Source: an optimization exercise on an open RTL-to-GDS flow (aim: small area). Production flows keep margins and buffers that such runs may drop. Where RTL was checked, it was by simulation tests only, not by an equivalence proof against the original. Some runs may be left out. An edit can pass the tests and still lose a function that they never use. For runs 2 to 4, only the layout was checked, not whether the RTL still works.

## design/flow/run.sh

```bash
#!/bin/bash
# synth_recipe.tcl (not shown) runs the flow's synth.tcl, then flattens the netlist and writes it again
# the make line also repeats each setting of config.mk as NAME=value (left out here)
make -C /OpenROAD-flow-scripts/flow DESIGN_CONFIG=/design/flow/config.mk WORK_HOME=/design/flow/orfs CLKGATE_MAP_FILE= SYNTH_SCRIPT=/design/flow/synth_recipe.tcl finish
```

## design/flow/config.mk

```make
export PLATFORM = sky130hd
export DESIGN_NAME = fir16_top
export DESIGN_NICKNAME = fir16_top
export VERILOG_FILES = /design/flow/design.v
export SDC_FILE = /design/flow/constraint.sdc
export NUM_CORES = 4
export LEC_CHECK = 0
export CAP_MARGIN = 20
export CORE_MARGIN = 2
export CORE_UTILIZATION = 40
export SLEW_MARGIN = 20
```

## design/flow/constraint.sdc

```tcl
create_clock -name core_clock -period 8.0 [get_ports {clk}]
set_input_delay 1.6000 -clock core_clock [delete_from_list [all_inputs] [get_ports {clk}]]
set_output_delay 1.6000 -clock core_clock [all_outputs]
set_load 0.01 [all_outputs]
```

## design/flow/design.v

```verilog
module fir16_top (clk, reset, sample_in, y_out);
    input clk;
    input reset;
    input  signed [15:0] sample_in;
    output signed [35:0] y_out;
    reg [16*17-1:0] taps;
    reg signed [28:0] y;
    wire signed [15:0] t1 = taps[16*1 +: 16];
    wire signed [15:0] t2 = taps[16*2 +: 16];
    wire signed [15:0] t3 = taps[16*3 +: 16];
    wire signed [15:0] t4 = taps[16*4 +: 16];
    wire signed [15:0] t5 = taps[16*5 +: 16];
    wire signed [15:0] t6 = taps[16*6 +: 16];
    wire signed [15:0] t7 = taps[16*7 +: 16];
    wire signed [15:0] t8 = taps[16*8 +: 16];
    wire signed [15:0] t9 = taps[16*9 +: 16];
    wire signed [15:0] t10 = taps[16*10 +: 16];
    wire signed [15:0] t11 = taps[16*11 +: 16];
    wire signed [15:0] t12 = taps[16*12 +: 16];
    wire signed [15:0] t13 = taps[16*13 +: 16];
    wire signed [15:0] t14 = taps[16*14 +: 16];
    wire signed [15:0] t15 = taps[16*15 +: 16];
    wire signed [15:0] t16 = taps[16*16 +: 16];
    wire signed [16:0] a0 = t1 + t16;
    wire signed [16:0] a1 = t2 + t15;
    wire signed [16:0] a2 = t3 + t14;
    wire signed [16:0] a3 = t4 + t13;
    wire signed [16:0] a4 = t5 + t12;
    wire signed [16:0] a5 = t6 + t11;
    wire signed [16:0] a6 = t7 + t10;
    wire signed [16:0] a7 = t8 + t9;
    wire signed [28:0] sum = -84*a0 - 53*a1 + 120*a2 + 240*a3 + 350*a4
                            + 420*a5 + 450*a6 + 460*a7;
    always @(posedge clk) begin
        if (reset) begin
            taps <= 0;
            y <= 0;
        end else begin
            taps <= {taps[16*16-1:0], sample_in};
            y <= sum;
        end
    end
    assign y_out = {{7{y[28]}}, y};
endmodule
```

**Run 1: met1 routing**

Drawn at 2 px/um.
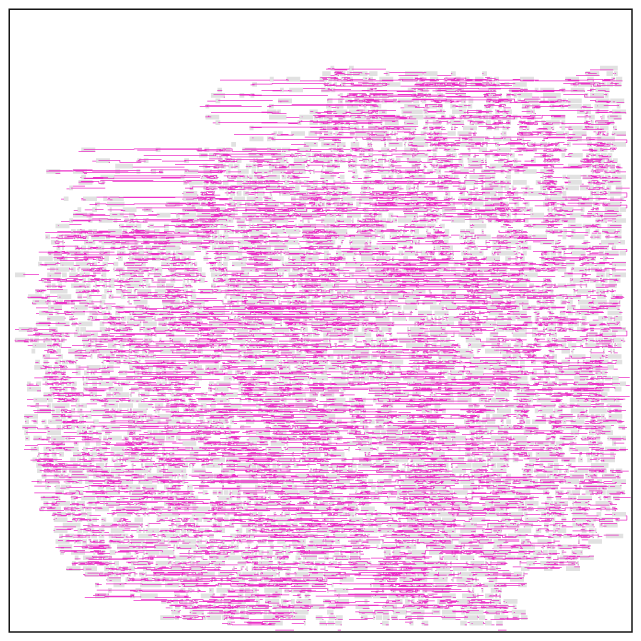
nets with wire on the layer: 5,985
wire length on this layer: 47.9 mm
longest straight run: 101 um
share of all routed wire: 46%
main direction: horizontal
total vias in the final route: 30,270
routed wire length: 104 mm
GR Util met1: 28.9%

**Run 1: met2 routing**

Drawn at 2 px/um.
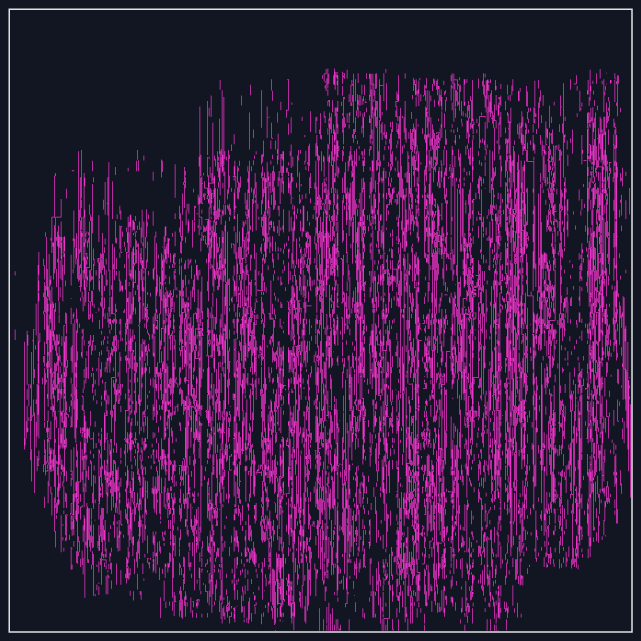
nets with wire on the layer: 5,265
share of all routed wire: 48%
wire length on this layer: 49.9 mm
main direction: vertical
met2 Use GR: 37.7%

**Run 1: signal wires on met4**

Drawn at 2 px/um.
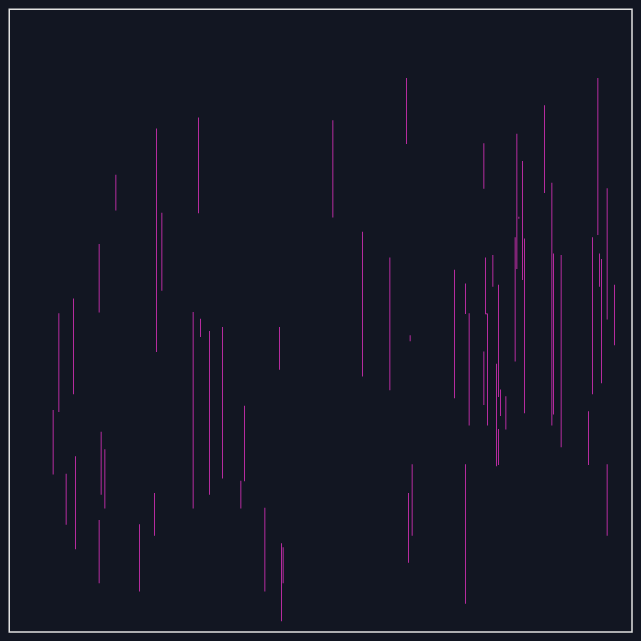
wire length on this layer: 2,840 um
share of all routed wire: 2.7%

==> run 1: area by class of cell <==
cell class | count | share of cell area [%]
Clock inverter | 24 | 0.497
Tap cell | 1254 | 3.13
Timing Repair Buffer | 1095 | 16.9
Multi-Input combinational cell | 2799 | 58.5
Sequential cell | 301 | 12.0
Clock buffer | 50 | 2.22
Inverter | 890 | 6.69
==> run 1: kinds of logic (layout without fill, tap and decap cells) <==
group / Yosys count / count (layout) / share of synthesized area, %
compound gates: 582 / 582 / 10.6
xor+xnor: 294 / 294 / 6.98
fa+ha+maj: 1070 / 1070 / 44.7
buf+inv: 941 / 2059 / 9.50
flops: 301 / 301 / 16.0
mux: 19 / 19 / 0.539
simple gates: 834 / 834 / 11.7
==> run 1: registers in the layout, summed over array words and instances (netlist names) <==
register / count
y: 29
taps: 272
==> run 1: stage by stage <==
stage                     hold WS [ps]  util, %
after global routing               466     53.8
after CTS                          442     53.1
final                              437     53.8
after floorplan                    414        -
after detailed placement           424     51.0
after global placement             426     51.0
==> run 1: routing by layer <==
layer / vias up / routed length, um / track usage (%)
met1: 14612 / 47900 / 28.9
met4: 2 / 2840 / 5.80
met2: 394 / 49900 / 37.7
met5: - / 13 / 0
li1: 15125 / - / -
met3: 137 / 3020 / 2.02
==> run 1: placed cells by master (no fill, tap or decap), drive strengths merged, types with 53 or more instances in the layout <==
master,Yosys,final
buf,10,1043
inv,889,893
ha,616,616
fa,454,454
dfxtp,301,301
nor2b,295,295
xnor2,189,189
nor2,182,182
a21oi,162,162
nand2,115,115
o21ai,115,115
xor2,103,103
a21o,62,62
nand3,53,53
==> run 1: what timing repair did <==
action,4_1_cts,5_1_grt
pin swaps,101,119
resized for setup,103,125
setup endpoints to repair,23,23
buffers inserted,15,20
==> run 1: path summary, 6_finish.rpt <==
check	endpoint
worst min-delay path	taps[30]
worst max-delay path	y[28]
worst max register to register	y[28]
worst min register to register	taps[30]
==> run 1: worst max-delay path, delay by kind of cell (launching register included) <==
family	cells	cell delay (ps)
AO/OA/AOI/OAI	11	1890
flip-flops	1	340
buffers and inverters	8	690
XOR/XNOR	3	500
AND/OR/NAND/NOR	4	820
adder cells (fa/ha/maj)	14	5890
==> results.tsv, run 1 <==
stage	metric	value	unit
hold_path	holdCritPathClass	reg -> reg	
placement	placed_area	0.0475	mm^2
setup_path	cp-end-kind	flop	
clock_tree	cts.clk_slew.worst_paths	60	ps
cells_and_area	nets	6216	
yosys	synthArstFlopShare	0	%
yosys	avgSynthCellArea	9.31	um^2
timing	hold_violations	0	
grt	grt_overflow	0	
timing	fmax	96.7	MHz
placement	preCtsSetupSlack	-2480	ps
timing	rsz0062_at_grt	yes	
setup_path	required	8430	ps
yosys	netlist.area_leader.share	24.2	%
yosys	synth_cells	4041	
setup_path	cp_slowest_cell	fa_1	
cells_and_area	fillers	8500	
yosys	ys_seq_area_share	16.0	%
clock_tree	h-tree-depth	2	
setup_path	worst-path-max-fanout	4	
clock_tree	cts.sinks	301	
timing	setup_ws	-2340	ps
timing	setup_viol	22	
setup_path	rr_startpoint	taps[192]	
clock_tree	cts_inserted_buffers	41	
grt	grt_pass1_vias	31889	
cells_and_area	area_growth	33.2	%
yosys	synth_common_cells	inv_1, ha_1, fa_1	
yosys	synthTopCellsByArea	fa_1, ha_1, dfxtp_1, inv_1, nor2b_1	
setup_path	start_kind	flop	
yosys	yosysTopAreaCell	fa_1	
die	row_count	112	
run_status	status	finished with violations	
setup_path	path_common_cell	fa_1	
hold_path	hold_depth	1	
yosys	yosysUniqueCellTypes	97	
cells_and_area	final_layout_size_suffix_gt1_share	27.2	%
yosys	synth-edff-count	0	
placement	port_buffers	53	
die	die_w	311	um
timing	finalCriticalPeriod	10340	ps
yosys	synth_most_common_cell	inv_1	
setup_path	path_class	reg -> reg	
routing	first_pass_iters	7	
die	start_util	40.4	%
yosys	syn_nets	5129	
hold_path	worstHoldStart	taps[14]	
cells_and_area	regArea	0.00603	mm^2
die	ios	54	
routing	drtAntennaViolNets	0	
placement	dp_hpwl	89.1	mm
run_status	violations	setup timing	
routing	drtIter0Drc	1114	
grt	antenna_found_initial	1	
routing	vias_per_cell	4.72	
setup_path	reg2reg_setup_slack	-2340	ps
grt	grt_pass1_wl	167	mm
die	die_h	311	um
cells_and_area	design_area	0.0501	mm^2
clock_tree	root_buffer	clkbuf_16	
job	max_cap_viol_count	0	
grt	grt_max_degree	186	
yosys	syn_area	0.0376	mm^2
routing	drc_errors	0	
timing	fin_skew	38.9	ps
setup_path	crit_start	taps[192]	
cells_and_area	stdcell_count	6413	
die	core	0.0932	mm^2
yosys	yosys_warnings	1	
setup_path	cp.arrival	10770	ps
clock_tree	clock_latency	600	ps
placement	dp.cells	6308	
placement	place.gp.congestion	0.911	
die	die_area	0.0965	mm^2
timing	tns	-37510	ps
## Run 2: files that changed since run 1, shown whole
==> design/flow/design.v <==
module fir16_shift_reg (clk, reset, sample_in, samples_flat);
  input clk;                       
  input reset;                     
  input signed [15:0] sample_in;   
  output [255:0] samples_flat;     
  reg signed [15:0] tap0, tap1, tap2, tap3, tap4, tap5, tap6, tap7;
  reg signed [15:0] tap8, tap9, tap10, tap11, tap12, tap13, tap14, tap15;
  always @(posedge clk or posedge reset) begin
    if (reset) begin
      tap0  <= 0; tap1  <= 0; tap2  <= 0; tap3  <= 0;
      tap4  <= 0; tap5  <= 0; tap6  <= 0; tap7  <= 0;
      tap8  <= 0; tap9  <= 0; tap10 <= 0; tap11 <= 0;
      tap12 <= 0; tap13 <= 0; tap14 <= 0; tap15 <= 0;
    end else begin
      tap15 <= tap14;
      tap14 <= tap13;
      tap13 <= tap12;
      tap12 <= tap11;
      tap11 <= tap10;
      tap10 <= tap9 ;
      tap9  <= tap8 ;
      tap8  <= tap7 ;
      tap7  <= tap6 ;
      tap6  <= tap5 ;
      tap5  <= tap4 ;
      tap4  <= tap3 ;
      tap3  <= tap2 ;
      tap2  <= tap1 ;
      tap1  <= tap0 ;
      tap0  <= sample_in;      
    end
  end
  assign samples_flat[  15:  0] = tap0;
  assign samples_flat[  31: 16] = tap1;
  assign samples_flat[  47: 32] = tap2;
  assign samples_flat[  63: 48] = tap3;
  assign samples_flat[  79: 64] = tap4;
  assign samples_flat[  95: 80] = tap5;
  assign samples_flat[ 111: 96] = tap6;
  assign samples_flat[ 127:112] = tap7;
  assign samples_flat[ 143:128] = tap8;
  assign samples_flat[ 159:144] = tap9;
  assign samples_flat[ 175:160] = tap10;
  assign samples_flat[ 191:176] = tap11;
  assign samples_flat[ 207:192] = tap12;
  assign samples_flat[ 223:208] = tap13;
  assign samples_flat[ 239:224] = tap14;
  assign samples_flat[ 255:240] = tap15;
endmodule
module fir16_coeff_rom (
    coeff0,  coeff1,  coeff2,  coeff3,
    coeff4,  coeff5,  coeff6,  coeff7,
    coeff8,  coeff9,  coeff10, coeff11,
    coeff12, coeff13, coeff14, coeff15
);
    output signed [15:0] coeff0;
    output signed [15:0] coeff1;
    output signed [15:0] coeff2;
    output signed [15:0] coeff3;
    output signed [15:0] coeff4;
    output signed [15:0] coeff5;
    output signed [15:0] coeff6;
    output signed [15:0] coeff7;
    output signed [15:0] coeff8;
    output signed [15:0] coeff9;
    output signed [15:0] coeff10;
    output signed [15:0] coeff11;
    output signed [15:0] coeff12;
    output signed [15:0] coeff13;
    output signed [15:0] coeff14;
    output signed [15:0] coeff15;
    assign coeff0  = -16'sd84;
    assign coeff1  = -16'sd53;
    assign coeff2  =  16'sd120;
    assign coeff3  =  16'sd240;
    assign coeff4  =  16'sd350;
    assign coeff5  =  16'sd420;
    assign coeff6  =  16'sd450;
    assign coeff7  =  16'sd460;
    assign coeff8  =  16'sd460;
    assign coeff9  =  16'sd450;
    assign coeff10 =  16'sd420;
    assign coeff11 =  16'sd350;
    assign coeff12 =  16'sd240;
    assign coeff13 =  16'sd120;
    assign coeff14 = -16'sd53;
    assign coeff15 = -16'sd84;
endmodule
module fir16_mac_core (
    clk, reset,
    samples_flat,
    coeff0, coeff1, coeff2, coeff3, coeff4, coeff5, coeff6, coeff7,
    coeff8, coeff9, coeff10, coeff11, coeff12, coeff13, coeff14, coeff15,
    y_out
);
    input clk;
    input reset;
    input [255:0] samples_flat;
    input signed [15:0] coeff0,  coeff1,  coeff2,  coeff3;
    input signed [15:0] coeff4,  coeff5,  coeff6,  coeff7;
    input signed [15:0] coeff8,  coeff9,  coeff10, coeff11;
    input signed [15:0] coeff12, coeff13, coeff14, coeff15;
    output reg signed [35:0] y_out;
    wire signed [15:0] sample0,  sample1,  sample2,  sample3;
    wire signed [15:0] sample4,  sample5,  sample6,  sample7;
    wire signed [15:0] sample8,  sample9,  sample10, sample11;
    wire signed [15:0] sample12, sample13, sample14, sample15;
    assign sample0  = samples_flat[  15:  0];
    assign sample1  = samples_flat[  31: 16];
    assign sample2  = samples_flat[  47: 32];
    assign sample3  = samples_flat[  63: 48];
    assign sample4  = samples_flat[  79: 64];
    assign sample5  = samples_flat[  95: 80];
    assign sample6  = samples_flat[ 111: 96];
    assign sample7  = samples_flat[ 127:112];
    assign sample8  = samples_flat[ 143:128];
    assign sample9  = samples_flat[ 159:144];
    assign sample10 = samples_flat[ 175:160];
    assign sample11 = samples_flat[ 191:176];
    assign sample12 = samples_flat[ 207:192];
    assign sample13 = samples_flat[ 223:208];
    assign sample14 = samples_flat[ 239:224];
    assign sample15 = samples_flat[ 255:240];
    reg signed [31:0] prod0,  prod1,  prod2,  prod3;
    reg signed [31:0] prod4,  prod5,  prod6,  prod7;
    reg signed [31:0] prod8,  prod9,  prod10, prod11;
    reg signed [31:0] prod12, prod13, prod14, prod15;
    wire signed [35:0] p0_ext,  p1_ext,  p2_ext,  p3_ext;
    wire signed [35:0] p4_ext,  p5_ext,  p6_ext,  p7_ext;
    wire signed [35:0] p8_ext,  p9_ext,  p10_ext, p11_ext;
    wire signed [35:0] p12_ext, p13_ext, p14_ext, p15_ext;
    assign p0_ext  = { {4{prod0[31]}},  prod0 };
    assign p1_ext  = { {4{prod1[31]}},  prod1 };
    assign p2_ext  = { {4{prod2[31]}},  prod2 };
    assign p3_ext  = { {4{prod3[31]}},  prod3 };
    assign p4_ext  = { {4{prod4[31]}},  prod4 };
    assign p5_ext  = { {4{prod5[31]}},  prod5 };
    assign p6_ext  = { {4{prod6[31]}},  prod6 };
    assign p7_ext  = { {4{prod7[31]}},  prod7 };
    assign p8_ext  = { {4{prod8[31]}},  prod8 };
    assign p9_ext  = { {4{prod9[31]}},  prod9 };
    assign p10_ext = { {4{prod10[31]}}, prod10 };
    assign p11_ext = { {4{prod11[31]}}, prod11 };
    assign p12_ext = { {4{prod12[31]}}, prod12 };
    assign p13_ext = { {4{prod13[31]}}, prod13 };
    assign p14_ext = { {4{prod14[31]}}, prod14 };
    assign p15_ext = { {4{prod15[31]}}, prod15 };
    wire signed [35:0] s0, s1, s2, s3, s4, s5, s6, s7;
    wire signed [35:0] t0, t1, t2, t3;
    wire signed [35:0] u0, u1;
    wire signed [35:0] final_sum;
    assign s0 = p0_ext  + p1_ext;
    assign s1 = p2_ext  + p3_ext;
    assign s2 = p4_ext  + p5_ext;
    assign s3 = p6_ext  + p7_ext;
    assign s4 = p8_ext  + p9_ext;
    assign s5 = p10_ext + p11_ext;
    assign s6 = p12_ext + p13_ext;
    assign s7 = p14_ext + p15_ext;
    assign t0 = s0 + s1;
    assign t1 = s2 + s3;
    assign t2 = s4 + s5;
    assign t3 = s6 + s7;
    assign u0 = t0 + t1;
    assign u1 = t2 + t3;
    assign final_sum = u0 + u1;
    always @(posedge clk or posedge reset) begin
        if (reset) begin
            prod0  <= 0;  prod1  <= 0;  prod2  <= 0;  prod3  <= 0;
            prod4  <= 0;  prod5  <= 0;  prod6  <= 0;  prod7  <= 0;
            prod8  <= 0;  prod9  <= 0;  prod10 <= 0;  prod11 <= 0;
            prod12 <= 0;  prod13 <= 0;  prod14 <= 0;  prod15 <= 0;
            y_out <= 0;
        end else begin
            prod0  <= sample0  * coeff0;
            prod1  <= sample1  * coeff1;
            prod2  <= sample2  * coeff2;
            prod3  <= sample3  * coeff3;
            prod4  <= sample4  * coeff4;
            prod5  <= sample5  * coeff5;
            prod6  <= sample6  * coeff6;
            prod7  <= sample7  * coeff7;
            prod8  <= sample8  * coeff8;
            prod9  <= sample9  * coeff9;
            prod10 <= sample10 * coeff10;
            prod11 <= sample11 * coeff11;
            prod12 <= sample12 * coeff12;
            prod13 <= sample13 * coeff13;
            prod14 <= sample14 * coeff14;
            prod15 <= sample15 * coeff15;
            y_out <= final_sum;
        end
    end
endmodule
module fir16_top (clk, reset, sample_in, y_out);
    input clk;
    input reset;
    input  signed [15:0] sample_in;
    output signed [35:0] y_out;
    wire [255:0] samples_flat;
    wire signed [15:0] coeff0,  coeff1,  coeff2,  coeff3;
    wire signed [15:0] coeff4,  coeff5,  coeff6,  coeff7;
    wire signed [15:0] coeff8,  coeff9,  coeff10, coeff11;
    wire signed [15:0] coeff12, coeff13, coeff14, coeff15;
    fir16_shift_reg shift_reg_inst (
        .clk          (clk),
        .reset        (reset),
        .sample_in    (sample_in),
        .samples_flat (samples_flat)
    );
    fir16_coeff_rom coeff_rom_inst (
        .coeff0  (coeff0),
        .coeff1  (coeff1),
        .coeff2  (coeff2),
        .coeff3  (coeff3),
        .coeff4  (coeff4),
        .coeff5  (coeff5),
        .coeff6  (coeff6),
        .coeff7  (coeff7),
        .coeff8  (coeff8),
        .coeff9  (coeff9),
        .coeff10 (coeff10),
        .coeff11 (coeff11),
        .coeff12 (coeff12),
        .coeff13 (coeff13),
        .coeff14 (coeff14),
        .coeff15 (coeff15)
    );
    fir16_mac_core mac_inst (
        .clk          (clk),
        .reset        (reset),
        .samples_flat (samples_flat),
        .coeff0       (coeff0),
        .coeff1       (coeff1),
        .coeff2       (coeff2),
        .coeff3       (coeff3),
        .coeff4       (coeff4),
        .coeff5       (coeff5),
        .coeff6       (coeff6),
        .coeff7       (coeff7),
        .coeff8       (coeff8),
        .coeff9       (coeff9),
        .coeff10      (coeff10),
        .coeff11      (coeff11),
        .coeff12      (coeff12),
        .coeff13      (coeff13),
        .coeff14      (coeff14),
        .coeff15      (coeff15),
        .y_out        (y_out)
    );
endmodule
==> run 2 against run 1 <==
Effect of this change:
- largest cell class unchanged
- register-to-register slack better by 3000 ps
- critical endpoint is now mac_inst.y_out[29]
- non-clock buffer count down 1028
- via count up 40%
- now clean on timing, DRC and antenna
- sequential share of layout area up 11 points
- first-iteration DRC count up 120%
- final area up 40%
==> results.tsv, run 2 <==
stage	metric	value	unit	change
setup_path	cp_top_family	adder cells		
cells_and_area	largest_reg_flops	36		-87%
timing	fin_skew	31.3	ps	-7.54 ps
timing	holdWs	432	ps	-5.35 ps
routing	drtAntennaViolNets	0		unchanged
grt	grt_pass1_vias	44446		+39%
placement	dp_hpwl	127	mm	+43%
setup_path	required	8610	ps	+180 ps
clock_tree	cts.sinks	635		+110%
yosys	netlist.area_leader.share	24.8	%	+0.67 points
grt	antenna_found_initial	3		+2
placement	preCtsSetupSlack	612	ps	+3090 ps
clock_tree	cts.clk_slew.worst_paths	60	ps	about the same
cells_and_area	regArea	0.0159	mm^2	+160%
cells_and_area	nets	8122		+31%
timing	fmax	136	MHz	+40%
die	start_util	40.3	%	about the same
clock_tree	cts_tree	built		
cells_and_area	fillers	15022		+77%
placement	port_buffers	53		unchanged
yosys	yosysTopAreaCell	dfrtp_1		
yosys	ys_seq_area_share	24.8	%	+8.8 points
yosys	synth_most_common_cell	inv_1		
yosys	syn_nets	7988		+56%
yosys	synthArstFlopShare	100	%	+100 points
routing	drc_errors	0		unchanged
cells_and_area	largest_registers	mac_inst.y_out x36, mac_inst.prod11 x24, mac_inst.prod4 x24		
yosys	yosysUniqueCellTypes	76		-22%
timing	relSlewSlack	30.5	%	
yosys	synthTopCellsByArea	dfrtp_1, fa_1, ha_1, inv_1, xnor2_1		
placement	place.gp.congestion	0.908		-0.34%
setup_path	start_kind	flop		
die	core	0.159	mm^2	+70%
timing	finalCriticalPeriod	7370	ps	-2960 ps
setup_path	path_class	reg -> reg		
routing	first_pass_iters	5		-2
yosys	ys.flop_type	dfrtp_1		
timing	drv_slew	0		
die	row_count	146		+30%
setup_path	reg2reg_setup_slack	630	ps	+2960 ps
routing	vias_per_cell	5.02		+6.4%
grt	grt_pass1_wl	249	mm	+49%
clock_tree	h-tree-depth	3		+1
clock_tree	clock_path_buffers	3		
timing	setup_viol	0		-100%
setup_path	path_buf_inv	3		-5
timing	fin_crit_sh	92.2	%	
grt	grt_max_degree	157		-16%
cells_and_area	final_cell_mix	inv_1, ha_1, fa_1, dfrtp_1, xnor2_1		
yosys	syn_area	0.0640	mm^2	+70%
setup_path	path_common_cell	fa_1		
die	ios	54		unchanged
die	die_w	404	um	+30%
grt	grtUsageTotal	19.5	%	
hold_path	holdCritPathClass	reg -> reg		
yosys	yosys_warnings	2		+1
clock_tree	clock_latency	690	ps	+90 ps
timing	tns	0	ps	+37,510 ps
grt	grt_overflow	0		unchanged
clock_tree	cts_setup_buffers	0		-15
yosys	synth-edff-count	0		unchanged
cells_and_area	multi_input_area	0.0429	mm^2	
yosys	synth.ff_latch_count	635		
die	die_h	404	um	+30%
setup_path	cp_slowest_cell	fa_1		
run_status	status	no timing/DRC/antenna violations		
yosys	avgSynthCellArea	10.3	um^2	+11%
setup_path	max_stage_delay	490	ps	
timing	rsz0062_at_grt	no		
clock_tree	root_buffer	clkbuf_16		
routing	finalWirelength	152	mm	+46%
timing	hold_violations	0		unchanged
clock_tree	cts_inserted_buffers	78		+90%
cells_and_area	mostFrequentLayoutCell	inv_1		
timing	setup_ws	626	ps	+2960 ps
timing	tightest_slew	1040	ps	
cells_and_area	area_growth	9.44	%	
setup_path	cp.arrival	7990	ps	-2780 ps
yosys	synth_common_cells	inv_1, ha_1, fa_1		
setup_path	cp-end-kind	flop		
cells_and_area	final_layout_size_suffix_gt1_share	3.48	%	-24 points
job	max_cap_viol_count	0		unchanged
cells_and_area	regMostFlops	mac_inst.y_out		
setup_path	worst-path-max-fanout	5		+1
yosys	synth_cells	6189		+53%
routing	drtIter0Drc	2458		+120%
==> run 2: cell count changes in the layout (fill, tap and decap cells not counted), sizes merged, moves of 55 or more <==
| cell | previous run | this run |
|---|---|---|
| a21o | 62 | 154 |
| a21oi | 162 | 332 |
| buf | 1043 | 14 |
| dfrtp | 0 | 635 |
| dfxtp | 301 | 0 |
| fa | 454 | 697 |
| ha | 616 | 1084 |
| inv | 893 | 1385 |
| nand2 | 115 | 183 |
| nor2b | 295 | 47 |
| o21ai | 115 | 170 |
| xnor2 | 189 | 336 |
==> run 2: area by class of cell <==
type                            count  share of cell area [%]
Clock inverter                     45                   0.928
Tap cell                         2072                    3.70
Clock buffer                       97                    3.08
Antenna cell                        1                 0.00357
Multi-Input combinational cell   4162                    61.2
Sequential cell                   635                    22.7
Inverter                         1379                    7.40
Timing Repair Buffer               67                   0.962
==> run 2: repair_timing <==
item / CTS / global route
setup endpoints to repair: 0 / 1
hold buffers: 0 / 0
gates resized for setup: 0 / 1
==> run 2: cells by family after synthesis <==
group | synth area share, %
mux | 0.368
xor+xnor | 6.75
fa+ha+maj | 43.0
simple gates | 6.29
buf+inv | 8.17
compound gates | 10.6
flops | 24.8
==> run 2: metal layers <==
metal	wire [um]	vias up	GRT usage [%]
met5	0	-	0
li1	-	20444	-
met2	69100	686	31.0
met3	6220	160	2.22
met4	3310	0	4.62
met1	73200	21173	28.4
==> run 2: path summary, 6_finish.rpt <==
kind	startpoint	end	depth (start not counted)
min reg2reg	shift_reg_inst.tap13[0]	shift_reg_inst.tap14[0]	0
max	shift_reg_inst.tap10[1]	mac_inst.y_out[29]	27
min	shift_reg_inst.tap13[0]	shift_reg_inst.tap14[0]	0
max in group asynchronous	reset	mac_inst.prod7[6]	4
max reg2reg	shift_reg_inst.tap10[1]	mac_inst.y_out[29]	27
min in group asynchronous	reset	mac_inst.y_out[1]	2
==> run 2: stage by stage <==
stage / cell area [um^2] / cells
floorplan: 64000 / 6189
global placement: 67200 / 8315
detailed placement: 67200 / 8315
CTS: 70000 / 8457
global route: 70000 / 8457
finish: 70000 / 8458
**Run 2: flops by top-level scope**

Drawn at 1 px/um.
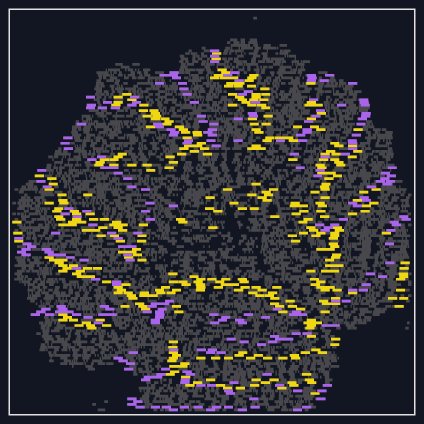
| scope | colour | flops | where |
|---|---|---|---|
| `mac_inst` | yellow | 381 | all over the die |
| `shift_reg_inst` | purple | 254 | all over the die |
fin cells: 8,458
die area: 0.163 mm^2
Final Core Density: 44.2%

**Run 2: the routed nets**

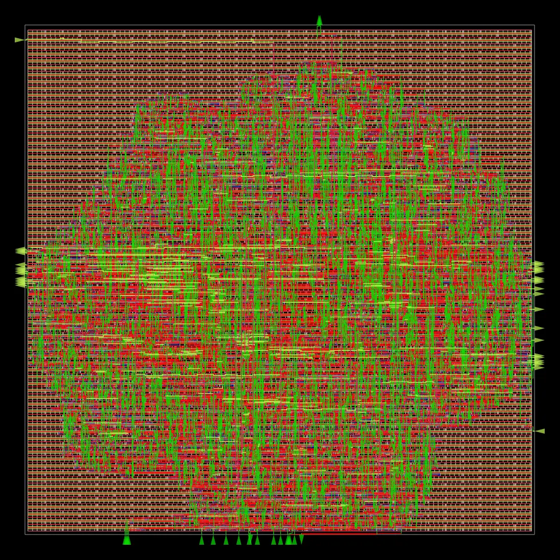
total vias in the final route: 42,463
WL/cell: 17.9 um
met2 layer wire length in the routed design: 69.1 mm

--- run 3: outline of the changes from run 2 ---
design/flow/design.v: 251 -> 859 lines; modules unchanged: 0
  fir16_top: edited, 57 -> 847 lines
  fir16_fa: new, 6 lines
  fir16_ha: new, 6 lines
  removed: fir16_shift_reg, fir16_coeff_rom, fir16_mac_core
==> module fir16_fa as of run 3 <==
module fir16_fa (a, b, c, s, co);
    input a, b, c;
    output s, co;
    assign s = a ^ b ^ c;
    assign co = (a & b) | (a & c) | (b & c);
endmodule
==> module fir16_ha as of run 3 <==
module fir16_ha (a, b, s, co);
    input a, b;
    output s, co;
    assign s = a ^ b;
    assign co = a & b;
endmodule
--- a/design/flow/config.mk
+++ b/design/flow/config.mk
@@ -9,3 +9,8 @@
 export CORE_MARGIN = 2
 export CORE_UTILIZATION = 40
+export CTS_BUF_LIST = sky130_fd_sc_hd__clkbuf_8
+export CTS_CLUSTER_DIAMETER = 80
+export CTS_CLUSTER_SIZE = 16
 export SLEW_MARGIN = 20
+export SYNTH_HIERARCHICAL = 1
+export SYNTH_MINIMUM_KEEP_SIZE = 0
==> run 3 against run 2 <==
Effect of this change:
- worst hold slack worse by 99 ps
- critical path depth down 9
- still clean
- largest cell class unchanged
- final area down 71%
- highest routed layer unchanged
- register-to-register slack better by 100 ps
==> results.tsv, run 3 <==
stage	metric	value	unit	change
timing	relSlewSlack	32.1	%	+1.5 points
cells_and_area	stdcell_count	1945		-77%
hold_path	hold_depth	0		unchanged
timing	tightest_slew	1020	ps	-18.0 ps
grt	antenna_found_initial	0		-3
clock_tree	root_buffer	clkbuf_8		
hold_path	holdCritPathClass	reg -> reg		
placement	place.gp.congestion	0.908		about the same
yosys	ys.flop_type	dfxtp_1		
die	start_util	40.2	%	-0.12 points
clock_tree	cts_inserted_buffers	25		-68%
cells_and_area	n_antenna_cell	0		-1
yosys	syn_nets	1868		-77%
placement	port_buffers	53		unchanged
setup_path	reg2regPathDepth	23		-15%
setup_path	crit_start	r_n712		
setup_path	required	6400	ps	-2210 ps
die	die_area	0.0495	mm^2	-70%
cells_and_area	mostFrequentLayoutCell	fa_1		
yosys	yosys_warnings	7		+5
grt	grt_pass1_wl	59.9	mm	-76%
grt	grtUsageTotal	16.2	%	-3.2 points
grt	grt_max_degree	96		-39%
clock_tree	ctsHoldBuffers	0		unchanged
timing	fmax	130	MHz	-4.1%
timing	fin_skew	25.4	ps	-5.91 ps
cells_and_area	final_cell_mix	fa_1, dfxtp_1, inv_1, nor2b_1, ha_1		
yosys	netlist.area_leader.share	51.6	%	+27 points
cells_and_area	area_growth	7.83	%	
routing	wl_per_cell	19.2	um	+6.9%
grt	met3_usage	1.92	%	-0.30 points
timing	fin_crit_sh	96.2	%	+4.0 points
clock_tree	cts.sinks	313		-51%
grt	use_met1	19.5	%	-8.8 points
clock_tree	cts_tree	built		
run_status	status	no timing/DRC/antenna violations		
setup_path	cp.arrival	6090	ps	-1900 ps
job	max_cap_viol_count	0		unchanged
yosys	synth_most_common_cell	fa_1		
setup_path	cp-end-kind	output pin		
timing	tns	0	ps	unchanged
timing	drv_slew	0		unchanged
yosys	avgSynthCellArea	14.9	um^2	+44%
setup_path	path_class	reg -> out		
cells_and_area	nets	1908		-77%
yosys	ys_seq_area_share	32.8	%	+8.0 points
hold_path	min_to	tap1[12]		
yosys	synth_cells	1285		-79%
yosys	synth_common_cells	fa_1, dfxtp_1, inv_1		
clock_tree	clock_latency	600	ps	-90 ps
setup_path	crit_end	y_out[26]		
routing	drtAntennaViolNets	0		unchanged
clock_tree	cts.clk_slew.worst_paths	100	ps	+40 ps
die	die_w	222	um	-45%
yosys	synth-edff-count	0		unchanged
yosys	synthTopCellsByArea	fa_1, dfxtp_1, ha_1, nor2b_1, inv_1		
grt	grtUsageMet2	31.0	%	about the same
yosys	synthArstFlopShare	0	%	-100 points
grt	grt_pass1_vias	10611		-76%
setup_path	start_kind	flop		
routing	vias_per_cell	4.47		-11%
run 3: cell count changes after synthesis, sizes merged, moves of 156 or more:
cell,delta
a21oi,-332
fa,-205
ha,-1011
dfrtp,-635
nor2,-209
xor2,-156
nand2,-183
dfxtp,+313
o21ai,-170
xnor2,-336
inv,-1200
run 3: per-module statistics from Yosys (local to each module, per instance):
module	copies in the design	cell area, um^2	flops+latches
fir16_fa	492	20.0	0
fir16_ha	51	12.5	0
fir16_top	1	8600	313
run 3: layout make-up:
type | instances | area, um^2
Tap cell | 615 | 769
Clock buffer | 26 | 358
Inverter | 179 | 672
Multi-Input combinational cell | 750 | 11900
Sequential cell | 313 | 6270
Timing Repair Buffer | 56 | 538
Clock inverter | 6 | 65.1
Fill cell | 4394 | 26900
run 3: what timing repair did:
action | 4_1_cts | 5_1_grt
endpoints found under the setup margin | 9 | 10
resized for setup | 16 | 4
pin swaps | 2 | 1
setup buffers | 2 | 0
run 3: cells by family after synthesis:
family,share of synthesized area [%]
fa+ha+maj,56.4
xor+xnor,0.0459
flops,32.8
simple gates,5.78
buf+inv,4.94
run 3: worst max-delay path, cell delays in order, from the launching register on:
cell and delay [ps]:
dfxtp_1 320, inv_1 40, ha_1 190, ha_1 190, fa_1 390, fa_2 350, fa_1 370, ha_1 200
fa_1 380, fa_2 350, fa_2 340, fa_1 390, fa_2 360, fa_1 370, ha_1 190, inv_1 70
fa_2 420, inv_1 60, clkdlybuf4s50_1 530
run 3: stage by stage:
stage | worst slack [ps] | util, % | hold slack (ps) | cell area, um^2
2_1_floorplan | 1020 | - | 310 | 19100
3_3_place_gp | 375 | 42.4 | 311 | 20100
3_5_place_dp | 235 | 42.4 | 312 | 20100
4_1_cts | 58.1 | 43.4 | 336 | 20600
5_1_grt | 28.2 | 43.4 | 347 | 20600
6_report | 307 | 43.4 | 333 | 20600
run 3: routing by layer:
metal  part of all wire [%]  up-vias
li1                       -     3803
met1                     38     4731
met2                     57      115
met3                    3.2       42
met4                    2.2        0
met5                      0        -
**Run 3: signal wires on met4**

Drawn at 2 px/um.
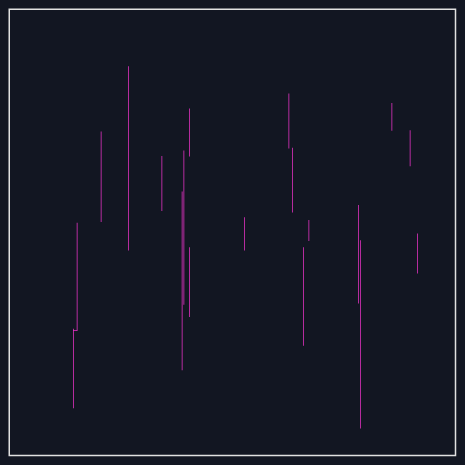
nets with wire on the layer: 10
share of all routed wire: 2.2%
wire length on this layer: 812 um
longest straight run: 93.8 um
routed wire length: 37.3 mm
total vias in the final route: 8,691

**Run 3: routed metal, one colour a layer**

Drawn at 2 px/um.
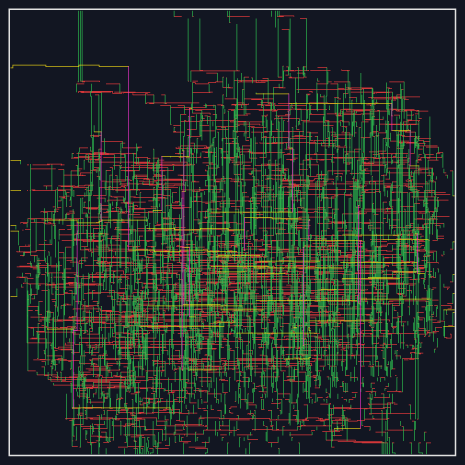
| layer | colour | wire length |
|---|---|---|
| met2 | green | 21.1 mm |
| met1 | red | 14,200 um |
| met4 | magenta | 812 um |
| met3 | yellow | 1,180 um |

==> run 4: too many edits to list; what changed since run 3 <==
design/flow/design.v: 859 -> 855 lines; modules unchanged: 2
  fir16_top: edited, 847 -> 843 lines
==> design/flow/flow/run.sh (new file) <==
#!/bin/bash
# Standard layout; only the port buffers are the smallest buffer cell.
set -euo pipefail
bash standard.sh 'BUFFER_PORTS_ARGS=-buffer_cell sky130_fd_sc_hd__buf_1' finish > standard_flow.log 2>&1
==> design/flow/standard.sh (new file) <==
#!/bin/bash
# synth_recipe.tcl (not shown) runs the flow's synth.tcl, then flattens the netlist and writes it again
# the make line also repeats each setting of config.mk as NAME=value (left out here)
make -C /OpenROAD-flow-scripts/flow DESIGN_CONFIG=/design/flow/config.mk WORK_HOME=/design/flow/orfs CLKGATE_MAP_FILE= SYNTH_SCRIPT=/design/flow/synth_recipe.tcl "${@:-finish}"
--- a/design/flow/config.mk
+++ b/design/flow/config.mk
@@ -8,5 +8,5 @@
 export CAP_MARGIN = 20
 export CORE_MARGIN = 2
-export CORE_UTILIZATION = 40
+export CORE_UTILIZATION = 70
 export CTS_BUF_LIST = sky130_fd_sc_hd__clkbuf_8
 export CTS_CLUSTER_DIAMETER = 80
removed: design/flow/run.sh
==> run 4 against run 3 <==
Effect of this change:
- worst hold slack gained 13 ps
- critical endpoint is now y_out[31]
- cell count shrank 22%
- count of clock-buffer cells in the layout shrank 2
- final area shrank 4.8%
- largest cell class unchanged
- critical path type unchanged
- flip-flop and latch count shrank 1
==> results.tsv, run 4 <==
stage	metric	value	unit	change
run_status	status	no timing/DRC/antenna violations		
placement	preCtsSetupSlack	495	ps	+260 ps
yosys	synth_common_cells	fa_1, dfxtp_1, inv_1		
routing	drtAntennaViolNets	0		unchanged
die	die_h	168	um	
hold_path	holdCritPathClass	reg -> reg		
timing	tns	0	ps	unchanged
yosys	avgSynthCellArea	17.0	um^2	+14%
routing	first_pass_iters	5		
yosys	ys.flop_type	dfxtp_1		
setup_path	worst-path-max-fanout	8		
timing	rsz0062_at_grt	no		
timing	relSlewSlack	52.0	%	+20 points
clock_tree	cts.sinks	312		-0.32%
die	start_util	71.7	%	+31 points
placement	place.gp.congestion	0.961		+5.9%
routing	vias_per_cell	5.47		+22%
yosys	synth.ff_latch_count	312		
clock_tree	ctsResizeCount	0		-16
grt	grt_pass1_vias	9769		-7.9%
clock_tree	clock_latency	590	ps	about the same
die	core	0.0261	mm^2	
grt	grt_max_degree	81		-16%
setup_path	cp-end-kind	output pin		
setup_path	path_class	reg -> out		
yosys	synth_cells	1102		-14%
setup_path	cp.arrival	5970	ps	-120 ps
placement	placed_area	0.0192	mm^2	-4.7%
cells_and_area	final_cell_mix	fa_1, inv_1, dfxtp_1, dfrtp_1, ha_1		
placement	port_buffers	53		unchanged
timing	tightest_slew	719	ps	-300 ps
yosys	synth-edff-count	0		unchanged
die	die_w	168	um	-25%
cells_and_area	final_layout_size_suffix_gt1_share	2.47	%	
die	die_area	0.0281	mm^2	-43%
placement	dp_hpwl	33.0	mm	
die	ios	54		
cells_and_area	design_area	0.0196	mm^2	-4.8%
clock_tree	cts.clk_slew.worst_paths	90	ps	about the same
timing	setup_ws	428	ps	+121 ps
grt	antenna_found_initial	0		unchanged
yosys	syn_nets	1685		-9.8%
placement	dp.cells	1466		
grt	grt_overflow	0		
clock_tree	cts_tree	built		
setup_path	required	6400	ps	about the same
timing	hold_violations	0		
timing	finalCriticalPeriod	7570	ps	
cells_and_area	n_antenna_cell	0		unchanged
yosys	syn_area	0.0187	mm^2	
grt	grt_pass1_wl	58.1	mm	-3.0%
setup_path	start_kind	flop		
yosys	yosysTopAreaCell	fa_1		
clock_tree	clock_path_buffers	3		
yosys	ys_seq_area_share	37.2	%	+4.4 points
yosys	yosysUniqueCellTypes	10		
routing	drtIter0Drc	625		
yosys	synth_most_common_cell	fa_1		
clock_tree	root_buffer	clkbuf_8		
grt	grtUsageTotal	29.2	%	+13 points
yosys	synthArstFlopShare	46.2	%	+46 points
timing	setup_viol	0		
clock_tree	h-tree-depth	1		
cells_and_area	mostFrequentLayoutCell	fa_1		
routing	drc_errors	0		
timing	fmax	132	MHz	+1.6%
clock_tree	ctsHoldBuffers	0		unchanged
cells_and_area	area_growth	4.62	%	
clock_tree	cts_inserted_buffers	23		-8.0%
yosys	netlist.area_leader.share	52.6	%	+0.98 points
cells_and_area	nets	1739		-8.9%
routing	wl_per_cell	25.0	um	+30%
yosys	synthTopCellsByArea	fa_1, dfrtp_1, dfxtp_1, ha_1, inv_1		
timing	fin_skew	22.5	ps	-2.91 ps
job	max_cap_viol_count	0		unchanged
cells_and_area	stdcell_count	1508		-22%
die	row_count	59		
clock_tree	cts_setup_buffers	0		-2
timing	drv_slew	0		unchanged
timing	fin_crit_sh	94.6	%	-1.5 points
yosys	yosys_warnings	7		unchanged
[run 4: layout make-up]
class                      instances  area [um^2]
multi-input combinational        605        11000
sequential                       312         6970
fill                            1589         6540
inverter                         159          602
tap                              335          419
clock buffer                      24          330
timing repair buffer              55          218
clock inverter                    18         77.6
[run 4: cell families after synthesis]
group,after synthesis,synth area share (%)
xor+xnor,1,0.0468
fa+ha+maj,565,57.5
buf+inv,185,4.18
flops,312,37.2
simple gates,39,1.10
[run 4: routing by layer]
metal | vias up | global-route usage (%) | wire length (um)
li1 | 3335 | - | -
met1 | 4559 | 46.3 | 17100
met2 | 319 | 41.7 | 16400
met3 | 38 | 9.48 | 3600
met4 | 0 | 5.29 | 553
met5 | - | 0 | 0
[run 4: metrics by stage]
stage          hold WS, ps  util (%)
2_1_floorplan          324         -
3_3_place_gp           324      73.4
3_5_place_dp           327      73.4
4_1_cts                348      75.0
5_1_grt                355      75.0
6_report               345      75.0
[run 4: path summary, 6_finish.rpt]
path | from | end | slack (ps) | depth (start not counted)
setup / recovery | r_n706 | y_out[31] | 430 | 19
hold / removal | tap0[15] | tap1[15] | 350 | 0
setup reg to reg | tap2[5] | r_n989 | 430 | 18
hold reg to reg | tap0[15] | tap1[15] | 350 | 0
max in group asynchronous | reset | tap12[0] | 5480 | 4
min in group asynchronous | reset | tap12[2] | 1320 | 3
[run 4: worst max-delay path, cell delays in order, from the launching register on]
cell and delay, ps:
dfxtp_1 320, inv_1 40, ha_1 190, ha_1 190
fa_1 380, fa_1 370, ha_1 200, fa_1 360
ha_1 200, fa_1 380, fa_1 380, ha_1 200
fa_1 390, fa_1 390, fa_1 360, inv_1 80
fa_1 190, fa_1 190, xor2_1 380, buf_1 200
[run 4: modules after synthesis, one instance, submodules excluded]
| module | times used | cell area [um^2] | cells |
|---|---|---|---|
| fir16_ha | 52 | 12.5 | 1 |
| fir16_top | 1 | 8230 | 558 |
| fir16_fa | 492 | 20.0 | 1 |
**Run 4: met1 routing**

Drawn at 3 px/um.
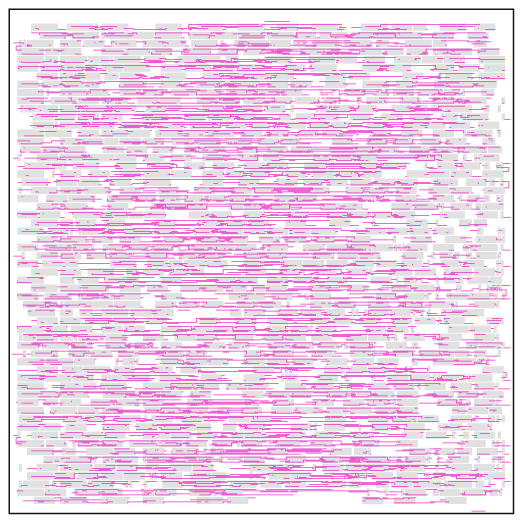
wire length on this layer: 17,100 um
main direction: horizontal

**Run 4: signal wires on met4**

Drawn at 3 px/um.
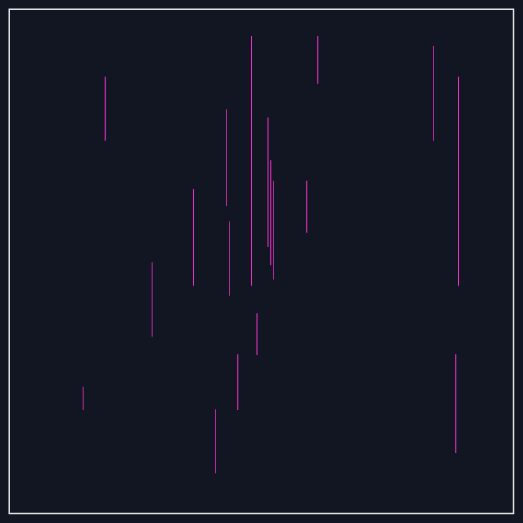
wire length on this layer: 554 um
nets with wire on the layer: 11
longest straight run: 83.0 um
share of all routed wire: 1.5%
main direction: vertical
routed wire length: 37.7 mm
total vias in the final route: 8,251


==> layout pictures side by side <==
The routed nets.
Plate I
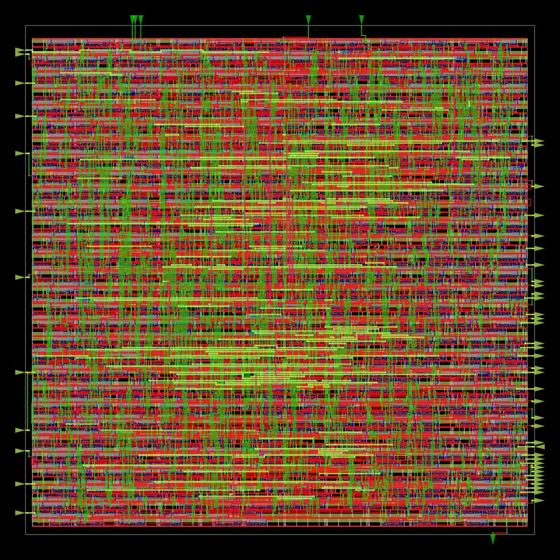
Plate II
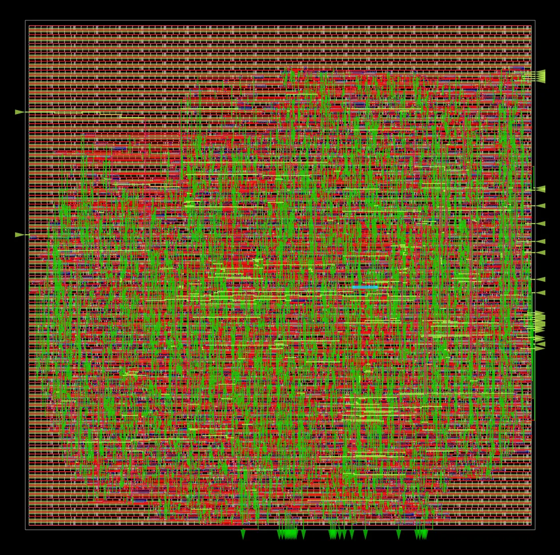
Plate III
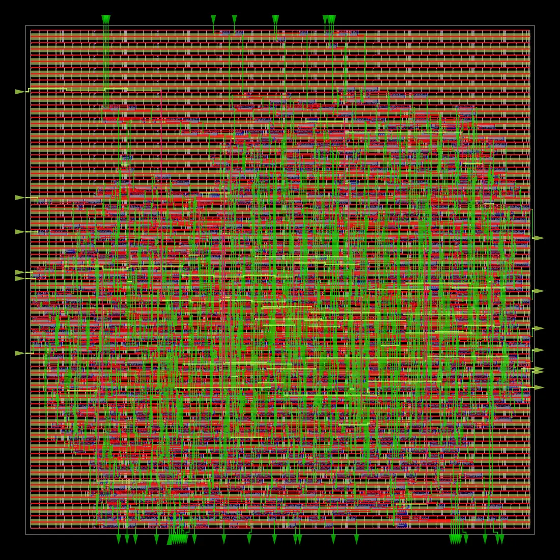
| from | picture |
|---|---|
| run 1 | Plate II |
| run 3 | Plate III |
| run 4 | Plate I |
Of these, most wire: Plate II


==> layout pictures side by side <==
Met2 routing.
shot_01.png
Drawn at 2 px/um.
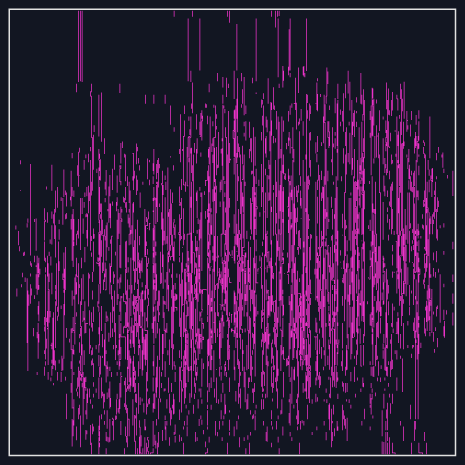
shot_02.png
Drawn at 3 px/um.
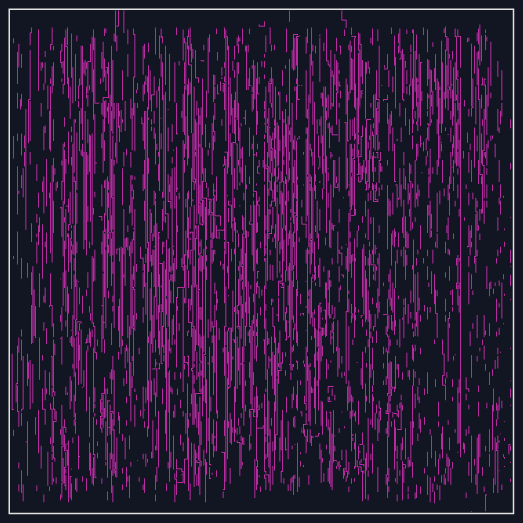
shot_03.png
Drawn at 1.5 px/um.
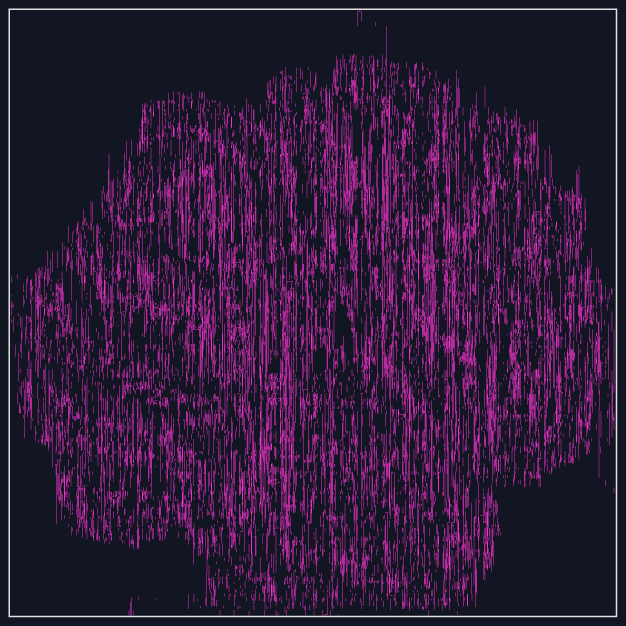
shot_03.png comes from run 2.
shot_01.png comes from run 3.
shot_02.png comes from run 4.

Key to shot_02.png:
longest straight run: 127 um
wire length on this layer: 16,400 um
share of all routed wire: 44%

==> static timing again, ports no longer ideal <==
How much do the figures lean on ideal ports? The routed layouts below were timed once more, with nothing changed but the port constraints. Step 1 sets driving cells, clkbuf_16 on the clock port and buf_2 on the other inputs (assumed; they add their load-dependent delay and slew). Step 2 times the ports against the registers' clock, not the clock port: input delays grow and output delays shrink by t, the midpoint of the rising clock arrivals with the driver on. Slacks: ideal / step 1 / step 2; pairs: ideal / step 1.
run	t (ns)	setup slack, ns	worst setup path at the end	latest minus earliest clock arrival (ns)	pins driven straight from the clock port
run 1	0.643	-2.339 / -2.339 / -2.339	register to register	0.040 / 0.041	1
run 2	0.752	0.626 / 0.626 / 0.626	register to register	0.032 / 0.031	1
run 3	0.640	0.307 / 0.256 / 0.732	register to register	0.027 / 0.028	1
run 4	0.623	0.428 / 0.382 / 0.434	register to register	0.026 / 0.026	1
